Source: an optimization exercise on an open RTL-to-GDS flow (aim: small area). Production flows keep margins and buffers that such runs may drop.
Function was checked by simulation only, so behaviour that the tests miss may differ from the original.
Not every run is shown, and edits may drop behaviour that the tests do not exercise.
Power is estimated from default activity; no workload was simulated.

==> run_1/port_nets.png <==
Drawn at 2 px/um.
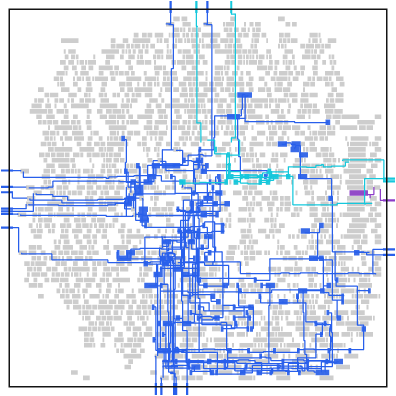
==> run_1/metal_stack.png <==
Drawn at 3 px/um.
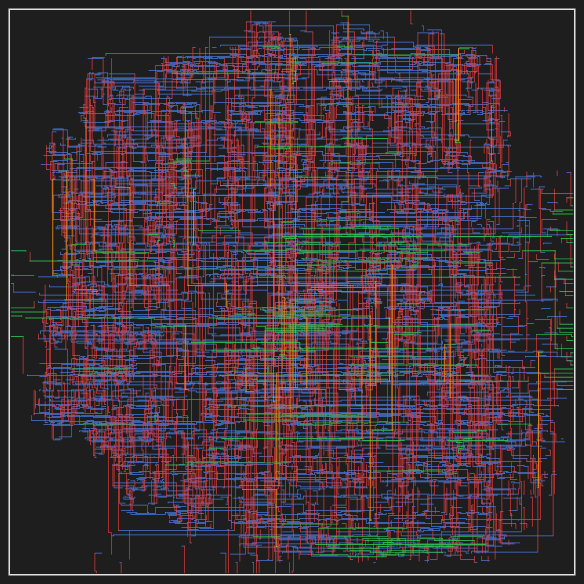
==> run_1/met3.png <==
Drawn at 2 px/um. Cells faint in the background.
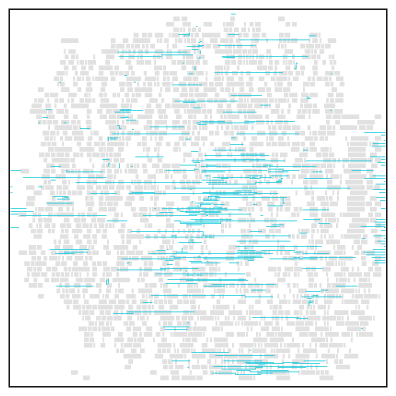
==> flow/design.v <==
`timescale 1ns / 1ps
module sdfg(
    input clock,
    input reset,
    input [15:0] A, B,   
    input [3:0] ALU_Sel,  
    output reg [15:0] ALU_Out,  
    output reg CarryOut,  
    output reg Zero,  
    output reg Sign,  
    output reg Parity  
);
  reg [15:0] ALU_Result;
  wire [16:0] tmp_add, tmp_sub;
  assign tmp_add = {1'b0, A} + {1'b0, B};
  assign tmp_sub = {1'b0, A} - {1'b0, B};
  always @(posedge clock or posedge reset) begin
    if (reset) begin
      ALU_Out <= 16'd0;
      CarryOut <= 1'd0;
      Zero <= 1'd0;
      Sign <= 1'd0;
      Parity <= 1'd0;
    end else begin
      ALU_Out <= ALU_Result;
      CarryOut <= (ALU_Sel == 4'b0000) ? tmp_add[16] : (ALU_Sel == 4'b0001) ? tmp_sub[16] : 1'b0;
      Zero <= (ALU_Result == 16'd0);
      Sign <= ALU_Result[15];
      Parity <= ~^ALU_Result;  
    end
  end
  always @(*) begin
    case (ALU_Sel)
      4'b0000:  
        ALU_Result = A + B;
      4'b0001:  
        ALU_Result = A - B;
      4'b0010:  
        ALU_Result = A * B;
      4'b0011:  
        ALU_Result = (B == 16'd0) ? 16'hFFFF : A / B;  
      4'b0100:  
        ALU_Result = A + 1;
      4'b0101:  
        ALU_Result = A - 1;
      default: 
        ALU_Result = 16'hACAC;  
    endcase
  end
endmodule
==> flow/run.sh <==
#!/bin/bash
# synth_recipe.tcl (not shown) runs the flow's synth.tcl, then flattens the netlist and writes it again
# the make line also repeats each setting of config.mk as NAME=value (left out here)
make -C /OpenROAD-flow-scripts/flow DESIGN_CONFIG=/design/flow/config.mk WORK_HOME=/design/flow/orfs CLKGATE_MAP_FILE= SYNTH_SCRIPT=/design/flow/synth_recipe.tcl finish
==> flow/config.mk <==
export PLATFORM = sky130hd
export DESIGN_NAME = sdfg
export DESIGN_NICKNAME = sdfg
export VERILOG_FILES = /design/flow/design.v
export SDC_FILE = /design/flow/constraint.sdc
export NUM_CORES = 4
export LEC_CHECK = 0
export CAP_MARGIN = 20
export CORE_MARGIN = 2
export CORE_UTILIZATION = 40
export SLEW_MARGIN = 20
==> flow/constraint.sdc <==
create_clock -name core_clock -period 32.0 [get_ports {clock}]
set_input_delay 6.4000 -clock core_clock [delete_from_list [all_inputs] [get_ports {clock}]]
set_output_delay 6.4000 -clock core_clock [all_outputs]
set_load 0.01 [all_outputs]
==> results.py, run 1 <==
metrics = {
    "status": {
        "status": "no timing/DRC/antenna violations",
    },
    "cells_and_area": {
        "top_area_cell_class": "multi-input gates",
        "max_flop_register": "ALU_Out",
        "multi_input_area_share": 0.763,
        "nFillCells": 3221,
        "layout-drive-gt1-share": 0.200,
        "numSequentialCells": 19,
        "number_of_flip_flops_in_the_largest_register": 16,
        "clk_share": 0.00460,
        "nonClkBufAreaFrac": 0.130,
    },
    "clock_network": {
        "clock_tree.buffer_depth": 2,
        "cts-resized-gates": 26,
        "clk_pin_slew_ns": 0.05,
        "cts_buffers": 3,
    },
    "timing": {
        "worst_slew_margin_rel": 0.246,
        "timing.final.setup_violations": 0,
    },
    "setup_path": {
        "setup.worst_path.start": "B[0]",
        "crit_path_depth": 127,
        "criticalPathCategory": "input port to flip-flop",
        "required_time_at_the_endpoint_of_the_critical_path_ns": 32.16,
        "critPathBufInv": 14,
        "crit_fanout": 7,
    },
    "synthesis": {
        "post-synth-top-count-cell": "sky130_fd_sc_hd__ha_1",
        "synthTopCellsByCount": "sky130_fd_sc_hd__ha_1 (244), sky130_fd_sc_hd__inv_1 (185), sky130_fd_sc_hd__nand2_1 (182), sky130_fd_sc_hd__nor2_1 (142), sky130_fd_sc_hd__a21oi_1 (119)",
        "yosys_most_used_dff": "sky130_fd_sc_hd__dfrtp_1",
        "netlist-cell-type-count": 80,
        "synth.yosys.seq_area_share": 0.0351,
    },
    "grt": {
        "gr-usage-all-layers": 0.274,
    },
    "die": {
        "die_w_um": 188,
    },
    "drt": {
        "drt-pass1-iter-count": 6,
        "drt_antenna_net_count": 0,
        "avgViaCountPerCell": 5.80,
        "wl_per_cell_um": 20.3,
    },
}
Back to the opening pictures, port_nets.png:
Key: ALU_Sel = cyan [direction input, end cells 19, buffers 4, wire 510 um]; Sign = purple [direction output, end cells 1, buffers 1, wire 16.8 um]; B = blue [direction input, end cells 187, buffers 39, wire 4700 um]
count of buffers inserted at the top-level ports: 57
Top Ports: 58

Back to the opening pictures, metal_stack.png:
Key: met1 = blue [wire length 22.4 mm]; met3 = green [wire length 3520 um]; met2 = red [wire length 23.0 mm]; met4 = orange [wire length 1360 um]

Back to the opening pictures, met3.png:
The layer holds 7.0% of the routed length. The layer carries 3520 um of wire. 188 nets have wire on it. The longest straight run is 87.9 um.
DRT Wirelength: 50200 um
via total after detailed routing: 14.3k
met3 global-route usage: 0.0333

[run 1: metal layers]
| metal | global-route usage | up-vias | share of wire |
|---|---|---|---|
| li1 | - | 6825 | - |
| met3 | 0.0333 | 88 | 0.070 |
| met4 | 0.0757 | 0 | 0.027 |
| met1 | 0.377 | 6920 | 0.45 |
| met2 | 0.449 | 506 | 0.46 |
| met5 | 0 | - | 0 |
[run 1: cells by family (layout without fill, tap and decap cells)]
logic type	after synthesis	after routing	share of synthesized area
xor+xnor	133	133	0.0860
buf+inv	248	457	0.0707
fa+ha+maj	325	325	0.345
other cells	0	4	0
flops	19	19	0.0351
simple gates	579	579	0.204
compound gates	468	470	0.228
mux	38	38	0.0305
[run 1: report_power, final]
group / internal [mW] / switching, mW
combinational: 0.288 / 0.353
clock: 0.0168 / 0.00710
sequential: 0.0292 / 0.00138
total: 0.334 / 0.361
[run 1: metrics by stage]
stage               hold WS, ns  utilization  area (um^2)  power (mW)  TNS [ns]
floorplan                  6.35            -        13600       0.476         0
global placement           6.82        0.471        15700       0.635     -1.07
detailed placement         6.82        0.471        15700       0.642     -2.04
CTS                        6.57        0.477        16000       0.674         0
global route               6.63        0.513        17100       0.775    -0.344
finish                     6.55        0.513        17200       0.696         0
--- run 2 (changed files replaced; the others as in run 1) ---
==> flow/design.v <==
module sdfg(input clock, input reset, input [15:0] A, B, input [3:0] ALU_Sel,
  output reg [15:0] ALU_Out, output reg CarryOut, output Zero, output Sign, output Parity);
wire op_add = ALU_Sel==4'd0, op_sub = ALU_Sel==4'd1, op_mul = ALU_Sel==4'd2, op_div = ALU_Sel==4'd3;
wire op_inc = ALU_Sel==4'd4, op_dec = ALU_Sel==4'd5;
wire op_arith = op_add|op_sub|op_inc|op_dec;
wire inv = op_sub|op_div|op_dec;
wire cin = op_sub|op_div|op_inc;
wire [15:0] bv = (B & {16{~(op_inc|op_dec)}}) ^ {16{inv}};
wire [15:0] x16 = A & {16{~op_mul}};
wire [15:0] Q;
wire [0:0] xr15 = x16[15:15];
wire [0:0] br15 = bv[0:0];
wire [0:0] p15 = xr15 ^ br15;
wire [0:0] g15 = xr15 & br15;
wire r15g0 = g15[0] | (p15[0] & cin);
wire [0:0] d15 = p15 ^ {cin};
wire co15 = r15g0;
assign Q[15] = co15 & ~|B[15:1];
wire sel15 = (op_mul & A[15]) | (op_div & Q[15]);
wire [15:0] x15;
assign x15[14:0] = x16[14:0];
assign x15[15:15] = sel15 ? d15 : xr15;
wire [1:0] xr14 = x15[15:14];
wire [1:0] br14 = bv[1:0];
wire [1:0] p14 = xr14 ^ br14;
wire [1:0] g14 = xr14 & br14;
wire r14g0 = g14[0] | (p14[0] & cin);
wire r14_1g = g14[1] | (p14[1] & r14g0);
wire [1:0] d14 = p14 ^ {r14g0,cin};
wire co14 = r14_1g;
assign Q[14] = co14 & ~|B[15:2];
wire sel14 = (op_mul & A[14]) | (op_div & Q[14]);
wire [15:0] x14;
assign x14[13:0] = x15[13:0];
assign x14[15:14] = sel14 ? d14 : xr14;
wire [2:0] xr13 = x14[15:13];
wire [2:0] br13 = bv[2:0];
wire [2:0] p13 = xr13 ^ br13;
wire [2:0] g13 = xr13 & br13;
wire r13g0 = g13[0] | (p13[0] & cin);
wire r13_1g = g13[1] | (p13[1] & r13g0);
wire r13_2g = g13[2] | (p13[2] & r13_1g);
wire [2:0] d13 = p13 ^ {r13_1g,r13g0,cin};
wire co13 = r13_2g;
assign Q[13] = co13 & ~|B[15:3];
wire sel13 = (op_mul & A[13]) | (op_div & Q[13]);
wire [15:0] x13;
assign x13[12:0] = x14[12:0];
assign x13[15:13] = sel13 ? d13 : xr13;
wire [3:0] xr12 = x13[15:12];
wire [3:0] br12 = bv[3:0];
wire [3:0] p12 = xr12 ^ br12;
wire [3:0] g12 = xr12 & br12;
wire r12g0 = g12[0] | (p12[0] & cin);
wire r12_1g = g12[1] | (p12[1] & r12g0);
wire r12_2g = g12[3] | (p12[3] & g12[2]);
wire r12_2p = p12[3] & p12[2];
wire r12_3g = g12[2] | (p12[2] & r12_1g);
wire r12_4g = r12_2g | (r12_2p & r12_1g);
wire [3:0] d12 = p12 ^ {r12_3g,r12_1g,r12g0,cin};
wire co12 = r12_4g;
assign Q[12] = co12 & ~|B[15:4];
wire sel12 = (op_mul & A[12]) | (op_div & Q[12]);
wire [15:0] x12;
assign x12[11:0] = x13[11:0];
assign x12[15:12] = sel12 ? d12 : xr12;
wire [4:0] xr11 = x12[15:11];
wire [4:0] br11 = bv[4:0];
wire [4:0] p11 = xr11 ^ br11;
wire [4:0] g11 = xr11 & br11;
wire r11g0 = g11[0] | (p11[0] & cin);
wire r11_1g = g11[1] | (p11[1] & r11g0);
wire r11_2g = g11[3] | (p11[3] & g11[2]);
wire r11_2p = p11[3] & p11[2];
wire r11_3g = g11[2] | (p11[2] & r11_1g);
wire r11_4g = r11_2g | (r11_2p & r11_1g);
wire r11_5g = g11[4] | (p11[4] & r11_4g);
wire [4:0] d11 = p11 ^ {r11_4g,r11_3g,r11_1g,r11g0,cin};
wire co11 = r11_5g;
assign Q[11] = co11 & ~|B[15:5];
wire sel11 = (op_mul & A[11]) | (op_div & Q[11]);
wire [15:0] x11;
assign x11[10:0] = x12[10:0];
assign x11[15:11] = sel11 ? d11 : xr11;
wire [5:0] xr10 = x11[15:10];
wire [5:0] br10 = bv[5:0];
wire [5:0] p10 = xr10 ^ br10;
wire [5:0] g10 = xr10 & br10;
wire r10g0 = g10[0] | (p10[0] & cin);
wire r10_1g = g10[1] | (p10[1] & r10g0);
wire r10_2g = g10[3] | (p10[3] & g10[2]);
wire r10_2p = p10[3] & p10[2];
wire r10_3g = g10[5] | (p10[5] & g10[4]);
wire r10_3p = p10[5] & p10[4];
wire r10_4g = g10[2] | (p10[2] & r10_1g);
wire r10_5g = r10_2g | (r10_2p & r10_1g);
wire r10_6g = g10[4] | (p10[4] & r10_5g);
wire r10_7g = r10_3g | (r10_3p & r10_5g);
wire [5:0] d10 = p10 ^ {r10_6g,r10_5g,r10_4g,r10_1g,r10g0,cin};
wire co10 = r10_7g;
assign Q[10] = co10 & ~|B[15:6];
wire sel10 = (op_mul & A[10]) | (op_div & Q[10]);
wire [15:0] x10;
assign x10[9:0] = x11[9:0];
assign x10[15:10] = sel10 ? d10 : xr10;
wire [6:0] xr9 = x10[15:9];
wire [6:0] br9 = bv[6:0];
wire [6:0] p9 = xr9 ^ br9;
wire [6:0] g9 = xr9 & br9;
wire r9g0 = g9[0] | (p9[0] & cin);
wire r9_1g = g9[1] | (p9[1] & r9g0);
wire r9_2g = g9[3] | (p9[3] & g9[2]);
wire r9_2p = p9[3] & p9[2];
wire r9_3g = g9[5] | (p9[5] & g9[4]);
wire r9_3p = p9[5] & p9[4];
wire r9_4g = g9[2] | (p9[2] & r9_1g);
wire r9_5g = r9_2g | (r9_2p & r9_1g);
wire r9_6g = g9[6] | (p9[6] & r9_3g);
wire r9_6p = p9[6] & r9_3p;
wire r9_7g = g9[4] | (p9[4] & r9_5g);
wire r9_8g = r9_3g | (r9_3p & r9_5g);
wire r9_9g = r9_6g | (r9_6p & r9_5g);
wire [6:0] d9 = p9 ^ {r9_8g,r9_7g,r9_5g,r9_4g,r9_1g,r9g0,cin};
wire co9 = r9_9g;
assign Q[9] = co9 & ~|B[15:7];
wire sel9 = (op_mul & A[9]) | (op_div & Q[9]);
wire [15:0] x9;
assign x9[8:0] = x10[8:0];
assign x9[15:9] = sel9 ? d9 : xr9;
wire [7:0] xr8 = x9[15:8];
wire [7:0] br8 = bv[7:0];
wire [7:0] p8 = xr8 ^ br8;
wire [7:0] g8 = xr8 & br8;
wire r8g0 = g8[0] | (p8[0] & cin);
wire r8_1g = g8[1] | (p8[1] & r8g0);
wire r8_2g = g8[3] | (p8[3] & g8[2]);
wire r8_2p = p8[3] & p8[2];
wire r8_3g = g8[5] | (p8[5] & g8[4]);
wire r8_3p = p8[5] & p8[4];
wire r8_4g = g8[7] | (p8[7] & g8[6]);
wire r8_4p = p8[7] & p8[6];
wire r8_5g = g8[2] | (p8[2] & r8_1g);
wire r8_6g = r8_2g | (r8_2p & r8_1g);
wire r8_7g = g8[6] | (p8[6] & r8_3g);
wire r8_7p = p8[6] & r8_3p;
wire r8_8g = r8_4g | (r8_4p & r8_3g);
wire r8_8p = r8_4p & r8_3p;
wire r8_9g = g8[4] | (p8[4] & r8_6g);
wire r8_10g = r8_3g | (r8_3p & r8_6g);
wire r8_11g = r8_7g | (r8_7p & r8_6g);
wire r8_12g = r8_8g | (r8_8p & r8_6g);
wire [7:0] d8 = p8 ^ {r8_11g,r8_10g,r8_9g,r8_6g,r8_5g,r8_1g,r8g0,cin};
wire co8 = r8_12g;
assign Q[8] = co8 & ~|B[15:8];
wire sel8 = (op_mul & A[8]) | (op_div & Q[8]);
wire [15:0] x8;
assign x8[7:0] = x9[7:0];
assign x8[15:8] = sel8 ? d8 : xr8;
wire [8:0] xr7 = x8[15:7];
wire [8:0] br7 = bv[8:0];
wire [8:0] p7 = xr7 ^ br7;
wire [8:0] g7 = xr7 & br7;
wire r7g0 = g7[0] | (p7[0] & cin);
wire r7_1g = g7[1] | (p7[1] & r7g0);
wire r7_2g = g7[3] | (p7[3] & g7[2]);
wire r7_2p = p7[3] & p7[2];
wire r7_3g = g7[5] | (p7[5] & g7[4]);
wire r7_3p = p7[5] & p7[4];
wire r7_4g = g7[7] | (p7[7] & g7[6]);
wire r7_4p = p7[7] & p7[6];
wire r7_5g = g7[2] | (p7[2] & r7_1g);
wire r7_6g = r7_2g | (r7_2p & r7_1g);
wire r7_7g = g7[6] | (p7[6] & r7_3g);
wire r7_7p = p7[6] & r7_3p;
wire r7_8g = r7_4g | (r7_4p & r7_3g);
wire r7_8p = r7_4p & r7_3p;
wire r7_9g = g7[4] | (p7[4] & r7_6g);
wire r7_10g = r7_3g | (r7_3p & r7_6g);
wire r7_11g = r7_7g | (r7_7p & r7_6g);
wire r7_12g = r7_8g | (r7_8p & r7_6g);
wire r7_13g = g7[8] | (p7[8] & r7_12g);
wire [8:0] d7 = p7 ^ {r7_12g,r7_11g,r7_10g,r7_9g,r7_6g,r7_5g,r7_1g,r7g0,cin};
wire co7 = r7_13g;
assign Q[7] = co7 & ~|B[15:9];
wire sel7 = (op_mul & A[7]) | (op_div & Q[7]);
wire [15:0] x7;
assign x7[6:0] = x8[6:0];
assign x7[15:7] = sel7 ? d7 : xr7;
wire [9:0] xr6 = x7[15:6];
wire [9:0] br6 = bv[9:0];
wire [9:0] p6 = xr6 ^ br6;
wire [9:0] g6 = xr6 & br6;
wire r6g0 = g6[0] | (p6[0] & cin);
wire r6_1g = g6[1] | (p6[1] & r6g0);
wire r6_2g = g6[3] | (p6[3] & g6[2]);
wire r6_2p = p6[3] & p6[2];
wire r6_3g = g6[5] | (p6[5] & g6[4]);
wire r6_3p = p6[5] & p6[4];
wire r6_4g = g6[7] | (p6[7] & g6[6]);
wire r6_4p = p6[7] & p6[6];
wire r6_5g = g6[9] | (p6[9] & g6[8]);
wire r6_5p = p6[9] & p6[8];
wire r6_6g = g6[2] | (p6[2] & r6_1g);
wire r6_7g = r6_2g | (r6_2p & r6_1g);
wire r6_8g = g6[6] | (p6[6] & r6_3g);
wire r6_8p = p6[6] & r6_3p;
wire r6_9g = r6_4g | (r6_4p & r6_3g);
wire r6_9p = r6_4p & r6_3p;
wire r6_10g = g6[4] | (p6[4] & r6_7g);
wire r6_11g = r6_3g | (r6_3p & r6_7g);
wire r6_12g = r6_8g | (r6_8p & r6_7g);
wire r6_13g = r6_9g | (r6_9p & r6_7g);
wire r6_14g = g6[8] | (p6[8] & r6_13g);
wire r6_15g = r6_5g | (r6_5p & r6_13g);
wire [9:0] d6 = p6 ^ {r6_14g,r6_13g,r6_12g,r6_11g,r6_10g,r6_7g,r6_6g,r6_1g,r6g0,cin};
wire co6 = r6_15g;
assign Q[6] = co6 & ~|B[15:10];
wire sel6 = (op_mul & A[6]) | (op_div & Q[6]);
wire [15:0] x6;
assign x6[5:0] = x7[5:0];
assign x6[15:6] = sel6 ? d6 : xr6;
wire [10:0] xr5 = x6[15:5];
wire [10:0] br5 = bv[10:0];
wire [10:0] p5 = xr5 ^ br5;
wire [10:0] g5 = xr5 & br5;
wire r5g0 = g5[0] | (p5[0] & cin);
wire r5_1g = g5[1] | (p5[1] & r5g0);
wire r5_2g = g5[3] | (p5[3] & g5[2]);
wire r5_2p = p5[3] & p5[2];
wire r5_3g = g5[5] | (p5[5] & g5[4]);
wire r5_3p = p5[5] & p5[4];
wire r5_4g = g5[7] | (p5[7] & g5[6]);
wire r5_4p = p5[7] & p5[6];
wire r5_5g = g5[9] | (p5[9] & g5[8]);
wire r5_5p = p5[9] & p5[8];
wire r5_6g = g5[2] | (p5[2] & r5_1g);
wire r5_7g = r5_2g | (r5_2p & r5_1g);
wire r5_8g = g5[6] | (p5[6] & r5_3g);
wire r5_8p = p5[6] & r5_3p;
wire r5_9g = r5_4g | (r5_4p & r5_3g);
wire r5_9p = r5_4p & r5_3p;
wire r5_10g = g5[10] | (p5[10] & r5_5g);
wire r5_10p = p5[10] & r5_5p;
wire r5_11g = g5[4] | (p5[4] & r5_7g);
wire r5_12g = r5_3g | (r5_3p & r5_7g);
wire r5_13g = r5_8g | (r5_8p & r5_7g);
wire r5_14g = r5_9g | (r5_9p & r5_7g);
wire r5_15g = g5[8] | (p5[8] & r5_14g);
wire r5_16g = r5_5g | (r5_5p & r5_14g);
wire r5_17g = r5_10g | (r5_10p & r5_14g);
wire [10:0] d5 = p5 ^ {r5_16g,r5_15g,r5_14g,r5_13g,r5_12g,r5_11g,r5_7g,r5_6g,r5_1g,r5g0,cin};
wire co5 = r5_17g;
assign Q[5] = co5 & ~|B[15:11];
wire sel5 = (op_mul & A[5]) | (op_div & Q[5]);
wire [15:0] x5;
assign x5[4:0] = x6[4:0];
assign x5[15:5] = sel5 ? d5 : xr5;
wire [11:0] xr4 = x5[15:4];
wire [11:0] br4 = bv[11:0];
wire [11:0] p4 = xr4 ^ br4;
wire [11:0] g4 = xr4 & br4;
wire r4g0 = g4[0] | (p4[0] & cin);
wire r4_1g = g4[1] | (p4[1] & r4g0);
wire r4_2g = g4[3] | (p4[3] & g4[2]);
wire r4_2p = p4[3] & p4[2];
wire r4_3g = g4[5] | (p4[5] & g4[4]);
wire r4_3p = p4[5] & p4[4];
wire r4_4g = g4[7] | (p4[7] & g4[6]);
wire r4_4p = p4[7] & p4[6];
wire r4_5g = g4[9] | (p4[9] & g4[8]);
wire r4_5p = p4[9] & p4[8];
wire r4_6g = g4[11] | (p4[11] & g4[10]);
wire r4_6p = p4[11] & p4[10];
wire r4_7g = g4[2] | (p4[2] & r4_1g);
wire r4_8g = r4_2g | (r4_2p & r4_1g);
wire r4_9g = g4[6] | (p4[6] & r4_3g);
wire r4_9p = p4[6] & r4_3p;
wire r4_10g = r4_4g | (r4_4p & r4_3g);
wire r4_10p = r4_4p & r4_3p;
wire r4_11g = g4[10] | (p4[10] & r4_5g);
wire r4_11p = p4[10] & r4_5p;
wire r4_12g = r4_6g | (r4_6p & r4_5g);
wire r4_12p = r4_6p & r4_5p;
wire r4_13g = g4[4] | (p4[4] & r4_8g);
wire r4_14g = r4_3g | (r4_3p & r4_8g);
wire r4_15g = r4_9g | (r4_9p & r4_8g);
wire r4_16g = r4_10g | (r4_10p & r4_8g);
wire r4_17g = g4[8] | (p4[8] & r4_16g);
wire r4_18g = r4_5g | (r4_5p & r4_16g);
wire r4_19g = r4_11g | (r4_11p & r4_16g);
wire r4_20g = r4_12g | (r4_12p & r4_16g);
wire [11:0] d4 = p4 ^ {r4_19g,r4_18g,r4_17g,r4_16g,r4_15g,r4_14g,r4_13g,r4_8g,r4_7g,r4_1g,r4g0,cin};
wire co4 = r4_20g;
assign Q[4] = co4 & ~|B[15:12];
wire sel4 = (op_mul & A[4]) | (op_div & Q[4]);
wire [15:0] x4;
assign x4[3:0] = x5[3:0];
assign x4[15:4] = sel4 ? d4 : xr4;
wire [12:0] xr3 = x4[15:3];
wire [12:0] br3 = bv[12:0];
wire [12:0] p3 = xr3 ^ br3;
wire [12:0] g3 = xr3 & br3;
wire r3g0 = g3[0] | (p3[0] & cin);
wire r3_1g = g3[1] | (p3[1] & r3g0);
wire r3_2g = g3[3] | (p3[3] & g3[2]);
wire r3_2p = p3[3] & p3[2];
wire r3_3g = g3[5] | (p3[5] & g3[4]);
wire r3_3p = p3[5] & p3[4];
wire r3_4g = g3[7] | (p3[7] & g3[6]);
wire r3_4p = p3[7] & p3[6];
wire r3_5g = g3[9] | (p3[9] & g3[8]);
wire r3_5p = p3[9] & p3[8];
wire r3_6g = g3[11] | (p3[11] & g3[10]);
wire r3_6p = p3[11] & p3[10];
wire r3_7g = g3[2] | (p3[2] & r3_1g);
wire r3_8g = r3_2g | (r3_2p & r3_1g);
wire r3_9g = g3[6] | (p3[6] & r3_3g);
wire r3_9p = p3[6] & r3_3p;
wire r3_10g = r3_4g | (r3_4p & r3_3g);
wire r3_10p = r3_4p & r3_3p;
wire r3_11g = g3[10] | (p3[10] & r3_5g);
wire r3_11p = p3[10] & r3_5p;
wire r3_12g = r3_6g | (r3_6p & r3_5g);
wire r3_12p = r3_6p & r3_5p;
wire r3_13g = g3[4] | (p3[4] & r3_8g);
wire r3_14g = r3_3g | (r3_3p & r3_8g);
wire r3_15g = r3_9g | (r3_9p & r3_8g);
wire r3_16g = r3_10g | (r3_10p & r3_8g);
wire r3_17g = g3[12] | (p3[12] & r3_12g);
wire r3_17p = p3[12] & r3_12p;
wire r3_18g = g3[8] | (p3[8] & r3_16g);
wire r3_19g = r3_5g | (r3_5p & r3_16g);
wire r3_20g = r3_11g | (r3_11p & r3_16g);
wire r3_21g = r3_12g | (r3_12p & r3_16g);
wire r3_22g = r3_17g | (r3_17p & r3_16g);
wire [12:0] d3 = p3 ^ {r3_21g,r3_20g,r3_19g,r3_18g,r3_16g,r3_15g,r3_14g,r3_13g,r3_8g,r3_7g,r3_1g,r3g0,cin};
wire co3 = r3_22g;
assign Q[3] = co3 & ~|B[15:13];
wire sel3 = (op_mul & A[3]) | (op_div & Q[3]);
wire [15:0] x3;
assign x3[2:0] = x4[2:0];
assign x3[15:3] = sel3 ? d3 : xr3;
wire [13:0] xr2 = x3[15:2];
wire [13:0] br2 = bv[13:0];
wire [13:0] p2 = xr2 ^ br2;
wire [13:0] g2 = xr2 & br2;
wire r2g0 = g2[0] | (p2[0] & cin);
wire r2_1g = g2[1] | (p2[1] & r2g0);
wire r2_2g = g2[3] | (p2[3] & g2[2]);
wire r2_2p = p2[3] & p2[2];
wire r2_3g = g2[5] | (p2[5] & g2[4]);
wire r2_3p = p2[5] & p2[4];
wire r2_4g = g2[7] | (p2[7] & g2[6]);
wire r2_4p = p2[7] & p2[6];
wire r2_5g = g2[9] | (p2[9] & g2[8]);
wire r2_5p = p2[9] & p2[8];
wire r2_6g = g2[11] | (p2[11] & g2[10]);
wire r2_6p = p2[11] & p2[10];
wire r2_7g = g2[13] | (p2[13] & g2[12]);
wire r2_7p = p2[13] & p2[12];
wire r2_8g = g2[2] | (p2[2] & r2_1g);
wire r2_9g = r2_2g | (r2_2p & r2_1g);
wire r2_10g = g2[6] | (p2[6] & r2_3g);
wire r2_10p = p2[6] & r2_3p;
wire r2_11g = r2_4g | (r2_4p & r2_3g);
wire r2_11p = r2_4p & r2_3p;
wire r2_12g = g2[10] | (p2[10] & r2_5g);
wire r2_12p = p2[10] & r2_5p;
wire r2_13g = r2_6g | (r2_6p & r2_5g);
wire r2_13p = r2_6p & r2_5p;
wire r2_14g = g2[4] | (p2[4] & r2_9g);
wire r2_15g = r2_3g | (r2_3p & r2_9g);
wire r2_16g = r2_10g | (r2_10p & r2_9g);
wire r2_17g = r2_11g | (r2_11p & r2_9g);
wire r2_18g = g2[12] | (p2[12] & r2_13g);
wire r2_18p = p2[12] & r2_13p;
wire r2_19g = r2_7g | (r2_7p & r2_13g);
wire r2_19p = r2_7p & r2_13p;
wire r2_20g = g2[8] | (p2[8] & r2_17g);
wire r2_21g = r2_5g | (r2_5p & r2_17g);
wire r2_22g = r2_12g | (r2_12p & r2_17g);
wire r2_23g = r2_13g | (r2_13p & r2_17g);
wire r2_24g = r2_18g | (r2_18p & r2_17g);
wire r2_25g = r2_19g | (r2_19p & r2_17g);
wire [13:0] d2 = p2 ^ {r2_24g,r2_23g,r2_22g,r2_21g,r2_20g,r2_17g,r2_16g,r2_15g,r2_14g,r2_9g,r2_8g,r2_1g,r2g0,cin};
wire co2 = r2_25g;
assign Q[2] = co2 & ~|B[15:14];
wire sel2 = (op_mul & A[2]) | (op_div & Q[2]);
wire [15:0] x2;
assign x2[1:0] = x3[1:0];
assign x2[15:2] = sel2 ? d2 : xr2;
wire [14:0] xr1 = x2[15:1];
wire [14:0] br1 = bv[14:0];
wire [14:0] p1 = xr1 ^ br1;
wire [14:0] g1 = xr1 & br1;
wire r1g0 = g1[0] | (p1[0] & cin);
wire r1_1g = g1[1] | (p1[1] & r1g0);
wire r1_2g = g1[3] | (p1[3] & g1[2]);
wire r1_2p = p1[3] & p1[2];
wire r1_3g = g1[5] | (p1[5] & g1[4]);
wire r1_3p = p1[5] & p1[4];
wire r1_4g = g1[7] | (p1[7] & g1[6]);
wire r1_4p = p1[7] & p1[6];
wire r1_5g = g1[9] | (p1[9] & g1[8]);
wire r1_5p = p1[9] & p1[8];
wire r1_6g = g1[11] | (p1[11] & g1[10]);
wire r1_6p = p1[11] & p1[10];
wire r1_7g = g1[13] | (p1[13] & g1[12]);
wire r1_7p = p1[13] & p1[12];
wire r1_8g = g1[2] | (p1[2] & r1_1g);
wire r1_9g = r1_2g | (r1_2p & r1_1g);
wire r1_10g = g1[6] | (p1[6] & r1_3g);
wire r1_10p = p1[6] & r1_3p;
wire r1_11g = r1_4g | (r1_4p & r1_3g);
wire r1_11p = r1_4p & r1_3p;
wire r1_12g = g1[10] | (p1[10] & r1_5g);
wire r1_12p = p1[10] & r1_5p;
wire r1_13g = r1_6g | (r1_6p & r1_5g);
wire r1_13p = r1_6p & r1_5p;
wire r1_14g = g1[14] | (p1[14] & r1_7g);
wire r1_14p = p1[14] & r1_7p;
wire r1_15g = g1[4] | (p1[4] & r1_9g);
wire r1_16g = r1_3g | (r1_3p & r1_9g);
wire r1_17g = r1_10g | (r1_10p & r1_9g);
wire r1_18g = r1_11g | (r1_11p & r1_9g);
wire r1_19g = g1[12] | (p1[12] & r1_13g);
wire r1_19p = p1[12] & r1_13p;
wire r1_20g = r1_7g | (r1_7p & r1_13g);
wire r1_20p = r1_7p & r1_13p;
wire r1_21g = r1_14g | (r1_14p & r1_13g);
wire r1_21p = r1_14p & r1_13p;
wire r1_22g = g1[8] | (p1[8] & r1_18g);
wire r1_23g = r1_5g | (r1_5p & r1_18g);
wire r1_24g = r1_12g | (r1_12p & r1_18g);
wire r1_25g = r1_13g | (r1_13p & r1_18g);
wire r1_26g = r1_19g | (r1_19p & r1_18g);
wire r1_27g = r1_20g | (r1_20p & r1_18g);
wire r1_28g = r1_21g | (r1_21p & r1_18g);
wire [14:0] d1 = p1 ^ {r1_27g,r1_26g,r1_25g,r1_24g,r1_23g,r1_22g,r1_18g,r1_17g,r1_16g,r1_15g,r1_9g,r1_8g,r1_1g,r1g0,cin};
wire co1 = r1_28g;
assign Q[1] = co1 & ~|B[15:15];
wire sel1 = (op_mul & A[1]) | (op_div & Q[1]);
wire [15:0] x1;
assign x1[0:0] = x2[0:0];
assign x1[15:1] = sel1 ? d1 : xr1;
wire [15:0] xr0 = x1[15:0];
wire [15:0] br0 = bv[15:0];
wire [15:0] p0 = xr0 ^ br0;
wire [15:0] g0 = xr0 & br0;
wire r0g0 = g0[0] | (p0[0] & cin);
wire r0_1g = g0[1] | (p0[1] & r0g0);
wire r0_2g = g0[3] | (p0[3] & g0[2]);
wire r0_2p = p0[3] & p0[2];
wire r0_3g = g0[5] | (p0[5] & g0[4]);
wire r0_3p = p0[5] & p0[4];
wire r0_4g = g0[7] | (p0[7] & g0[6]);
wire r0_4p = p0[7] & p0[6];
wire r0_5g = g0[9] | (p0[9] & g0[8]);
wire r0_5p = p0[9] & p0[8];
wire r0_6g = g0[11] | (p0[11] & g0[10]);
wire r0_6p = p0[11] & p0[10];
wire r0_7g = g0[13] | (p0[13] & g0[12]);
wire r0_7p = p0[13] & p0[12];
wire r0_8g = g0[15] | (p0[15] & g0[14]);
wire r0_8p = p0[15] & p0[14];
wire r0_9g = g0[2] | (p0[2] & r0_1g);
wire r0_10g = r0_2g | (r0_2p & r0_1g);
wire r0_11g = g0[6] | (p0[6] & r0_3g);
wire r0_11p = p0[6] & r0_3p;
wire r0_12g = r0_4g | (r0_4p & r0_3g);
wire r0_12p = r0_4p & r0_3p;
wire r0_13g = g0[10] | (p0[10] & r0_5g);
wire r0_13p = p0[10] & r0_5p;
wire r0_14g = r0_6g | (r0_6p & r0_5g);
wire r0_14p = r0_6p & r0_5p;
wire r0_15g = g0[14] | (p0[14] & r0_7g);
wire r0_15p = p0[14] & r0_7p;
wire r0_16g = r0_8g | (r0_8p & r0_7g);
wire r0_16p = r0_8p & r0_7p;
wire r0_17g = g0[4] | (p0[4] & r0_10g);
wire r0_18g = r0_3g | (r0_3p & r0_10g);
wire r0_19g = r0_11g | (r0_11p & r0_10g);
wire r0_20g = r0_12g | (r0_12p & r0_10g);
wire r0_21g = g0[12] | (p0[12] & r0_14g);
wire r0_21p = p0[12] & r0_14p;
wire r0_22g = r0_7g | (r0_7p & r0_14g);
wire r0_22p = r0_7p & r0_14p;
wire r0_23g = r0_15g | (r0_15p & r0_14g);
wire r0_23p = r0_15p & r0_14p;
wire r0_24g = r0_16g | (r0_16p & r0_14g);
wire r0_24p = r0_16p & r0_14p;
wire r0_25g = g0[8] | (p0[8] & r0_20g);
wire r0_26g = r0_5g | (r0_5p & r0_20g);
wire r0_27g = r0_13g | (r0_13p & r0_20g);
wire r0_28g = r0_14g | (r0_14p & r0_20g);
wire r0_29g = r0_21g | (r0_21p & r0_20g);
wire r0_30g = r0_22g | (r0_22p & r0_20g);
wire r0_31g = r0_23g | (r0_23p & r0_20g);
wire r0_32g = r0_24g | (r0_24p & r0_20g);
wire [15:0] d0 = p0 ^ {r0_31g,r0_30g,r0_29g,r0_28g,r0_27g,r0_26g,r0_25g,r0_20g,r0_19g,r0_18g,r0_17g,r0_10g,r0_9g,r0_1g,r0g0,cin};
wire co0 = r0_32g;
assign Q[0] = co0 & 1'b1;
wire sel0 = (op_mul & A[0]) | op_arith;
wire [15:0] x0;
assign x0[15:0] = sel0 ? d0 : xr0;
wire [15:0] R = op_div ? Q : (op_arith|op_mul) ? x0 : 16'hACAC;
wire C = (op_add & co0) | (op_sub & ~co0);
reg valid;
always @(posedge clock or posedge reset) if (reset) begin ALU_Out <= 16'd0; CarryOut <= 1'b0; valid <= 1'b0; end
  else begin ALU_Out <= R; CarryOut <= C; valid <= 1'b1; end
assign Zero = valid & ~|ALU_Out;
assign Sign = ALU_Out[15];
assign Parity = valid & ~^ALU_Out;
endmodule
==> flow/config.mk <==
export PLATFORM = sky130hd
export DESIGN_NAME = sdfg
export DESIGN_NICKNAME = sdfg
export VERILOG_FILES = /design/flow/design.v
export SDC_FILE = /design/flow/constraint.sdc
export NUM_CORES = 4
export LEC_CHECK = 0
export ABC_AREA = 1
export CAP_MARGIN = 20
export CORE_MARGIN = 2
export CORE_UTILIZATION = 40
export SLEW_MARGIN = 20
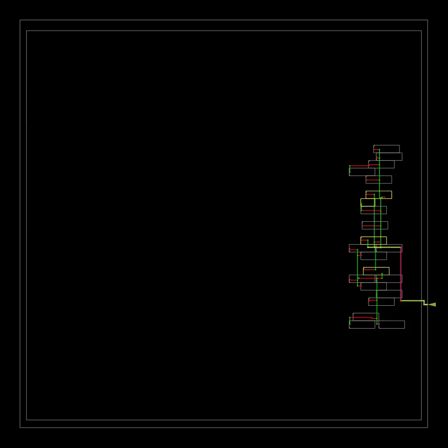
(run_2/final_clocks.png)
TritonCTS Sinks: 18
power in the clock group: 0.0269 mW

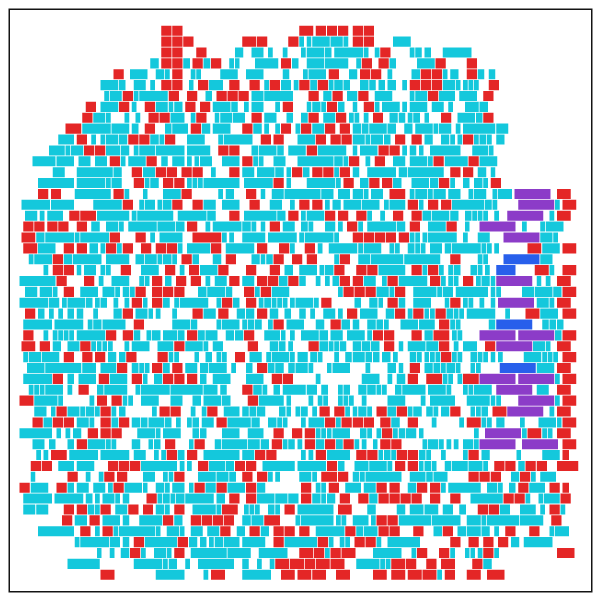
(run_2/cell_classes.png)
Drawn at 4 px/um.
Key: all other logic = cyan [cells 1141]; flip-flops = purple [cells 18]; clock drivers and dummy loads = blue [cells 4]; other buffers and delay cells = red [cells 515]
final standard cell area without fillers: 13500 um^2
final core area utilization: 0.690

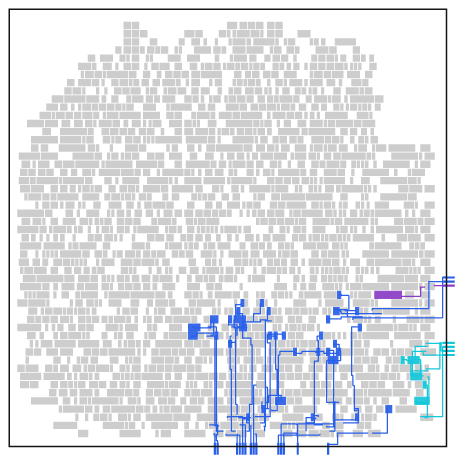
(run_2/port_nets.png)
Drawn at 3 px/um.
Key: B = blue [direction input, end cells 35, buffers 30, wire 911 um]; ALU_Sel = cyan [direction input, end cells 6, buffers 5, wire 140 um]; Sign = purple [direction output, end cells 1, buffers 1, wire 14.6 um]

==> run 2 against run 1 <==
Power decreased by 40%; now fails the layout checks on negative setup slack; die area down 40%; critical path type unchanged; setup slack lost 2.2 ns; sequential cell count down 1; routed wire length down 44%; synthesized area fell by 41%; largest power group unchanged; via count fell by 34%.
==> results.py, run 2 <==
metrics = {
    "status": {
        "status": "complete, but fails checks",
        "so.violations": "negative setup slack",
    },
    "cells_and_area": {
        "nonClkBufAreaFrac": 0.301,
        "nFillCells": 1618,
        "layout-drive-gt1-share": 0.467,
        "clk_share": 0.00659,
        "numSequentialCells": 18,
        "number_of_flip_flops_in_the_largest_register": 16,
        "multi_input_area_share": 0.585,
        "max_flop_register": "ALU_Out",
    },
    "timing": {
        "fin_tns_setup_ns": -10.38,
        "timing.final.setup_violations": 14,
        "worst_slew_margin_rel": 0.341,
        "post-route-worst-setup-slack_ns": -1.21,
        "final.hold.worst_slack_ns": 6.54,
    },
    "setup_path": {
        "crit_fanout": 8,
        "required_time_at_the_endpoint_of_the_critical_path_ns": 32.14,
    },
    "power_and_ir_drop": {
        "combinational_fraction_of_design_power": 0.872,
        "p_clk_frac": 0.064,
        "power_switching_share": 0.442,
        "internal_power_mw": 0.234,
        "p_sw_mw": 0.185,
        "design_power_total_mw": 0.419,
    },
    "drt": {
        "met1Wirelength_um": 12400,
        "route.top_layer_used": "met4",
        "routed_wirelength_um": 27900,
        "wl_per_cell_um": 14.3,
        "avgViaCountPerCell": 4.85,
        "wl_met3_um": 892,
        "drt-pass1-iter-count": 5,
        "wl_met2_um": 13800,
    },
    "synthesis": {
        "synth.yosys.seq_area_share": 0.0564,
        "synthXorXnorAreaFrac": 0.0505,
        "synthTopCellsByCount": "sky130_fd_sc_hd__nand2_1 (324), sky130_fd_sc_hd__inv_1 (157), sky130_fd_sc_hd__ha_1 (110), sky130_fd_sc_hd__nand3_1 (102), sky130_fd_sc_hd__nor2_1 (72)",
        "post-synth-top-count-cell": "sky130_fd_sc_hd__nand2_1",
        "synth-compound-area-share": 0.125,
        "yosys-mux-area-fraction": 0.00125,
    },
    "die": {
        "io_pins": 58,
    },
    "grt": {
        "grtUsageMet1": 0.329,
        "busiest_layer": "met2",
    },
    "place": {
        "io_buffer_count": 57,
    },
}
[run 2: cell count changes after synthesis, sizes merged, moves of 60 or more]
cell   previous run  this run
a21oi           119        46
ha              244       110
nand2           182       338
nand3            47       107
nor2            143        82
xnor2            92        28
[run 2: worst max-delay path: cells and delay by family]
family	cells	cell delay (ns)
AND/OR/NAND/NOR	126	11.03
AO/OA/AOI/OAI	63	7.97
adder cells (fa/ha/maj)	19	5.72
buffers and inverters	22	2.14
[run 2: stage by stage]
stage	std cells	area, um^2	setup WS [ns]	utilization
4_1_cts	1895	12500	-1.26	0.640
6_report	1943	13500	-1.21	0.690
5_1_grt	1943	13500	-3.21	0.690
3_3_place_gp	1826	11600	-2.11	0.596
3_5_place_dp	1826	11600	-2.73	0.596
2_1_floorplan	1179	8300	-0.282	-
[run 2: cell families (layout without fill, tap and decap cells)]
group | Yosys count | in the layout
and+or+nand+nor | 591 | 591
buffers and inverters | 192 | 691
adders and majority gates | 175 | 175
AOI/OAI and AO/OA | 155 | 155
xor gates and xnor gates | 46 | 46
DFF | 18 | 18
other | 1 | 1
muxes | 1 | 1

## separate check: timing with driven ports
The flow's constraints put no driver on any port. The routed layouts listed below were extracted and timed again, unchanged, in two steps.
Step 1 (the two cells are an assumption about what drives the block):
set clk [get_ports {clock}]
set_driving_cell -lib_cell sky130_fd_sc_hd__clkbuf_16 $clk
set_driving_cell -lib_cell sky130_fd_sc_hd__buf_2 [delete_from_list [all_inputs] $clk]
Step 2 times the ports against the registers' clock, not the clock port: input delays grow and output delays shrink by t, the midpoint of the rising clock arrivals with the driver on.
Three values: ideal ports, drivers, drivers and shift; two values: the first two.
run | shift t [ns] | slack for setup (ns) | worst setup path after step 2 | worst slew at a driven data input, ns
run 1 | 0.270 | 1.025 / 1.033 / 0.764 | input to register | 0.09
run 2 | 0.273 | -1.210 / -1.221 / -1.494 | input to register | 0.05
The setup slack of run 2, which loses most, moves by -0.011 ns with the drivers and by -0.284 ns with both steps.
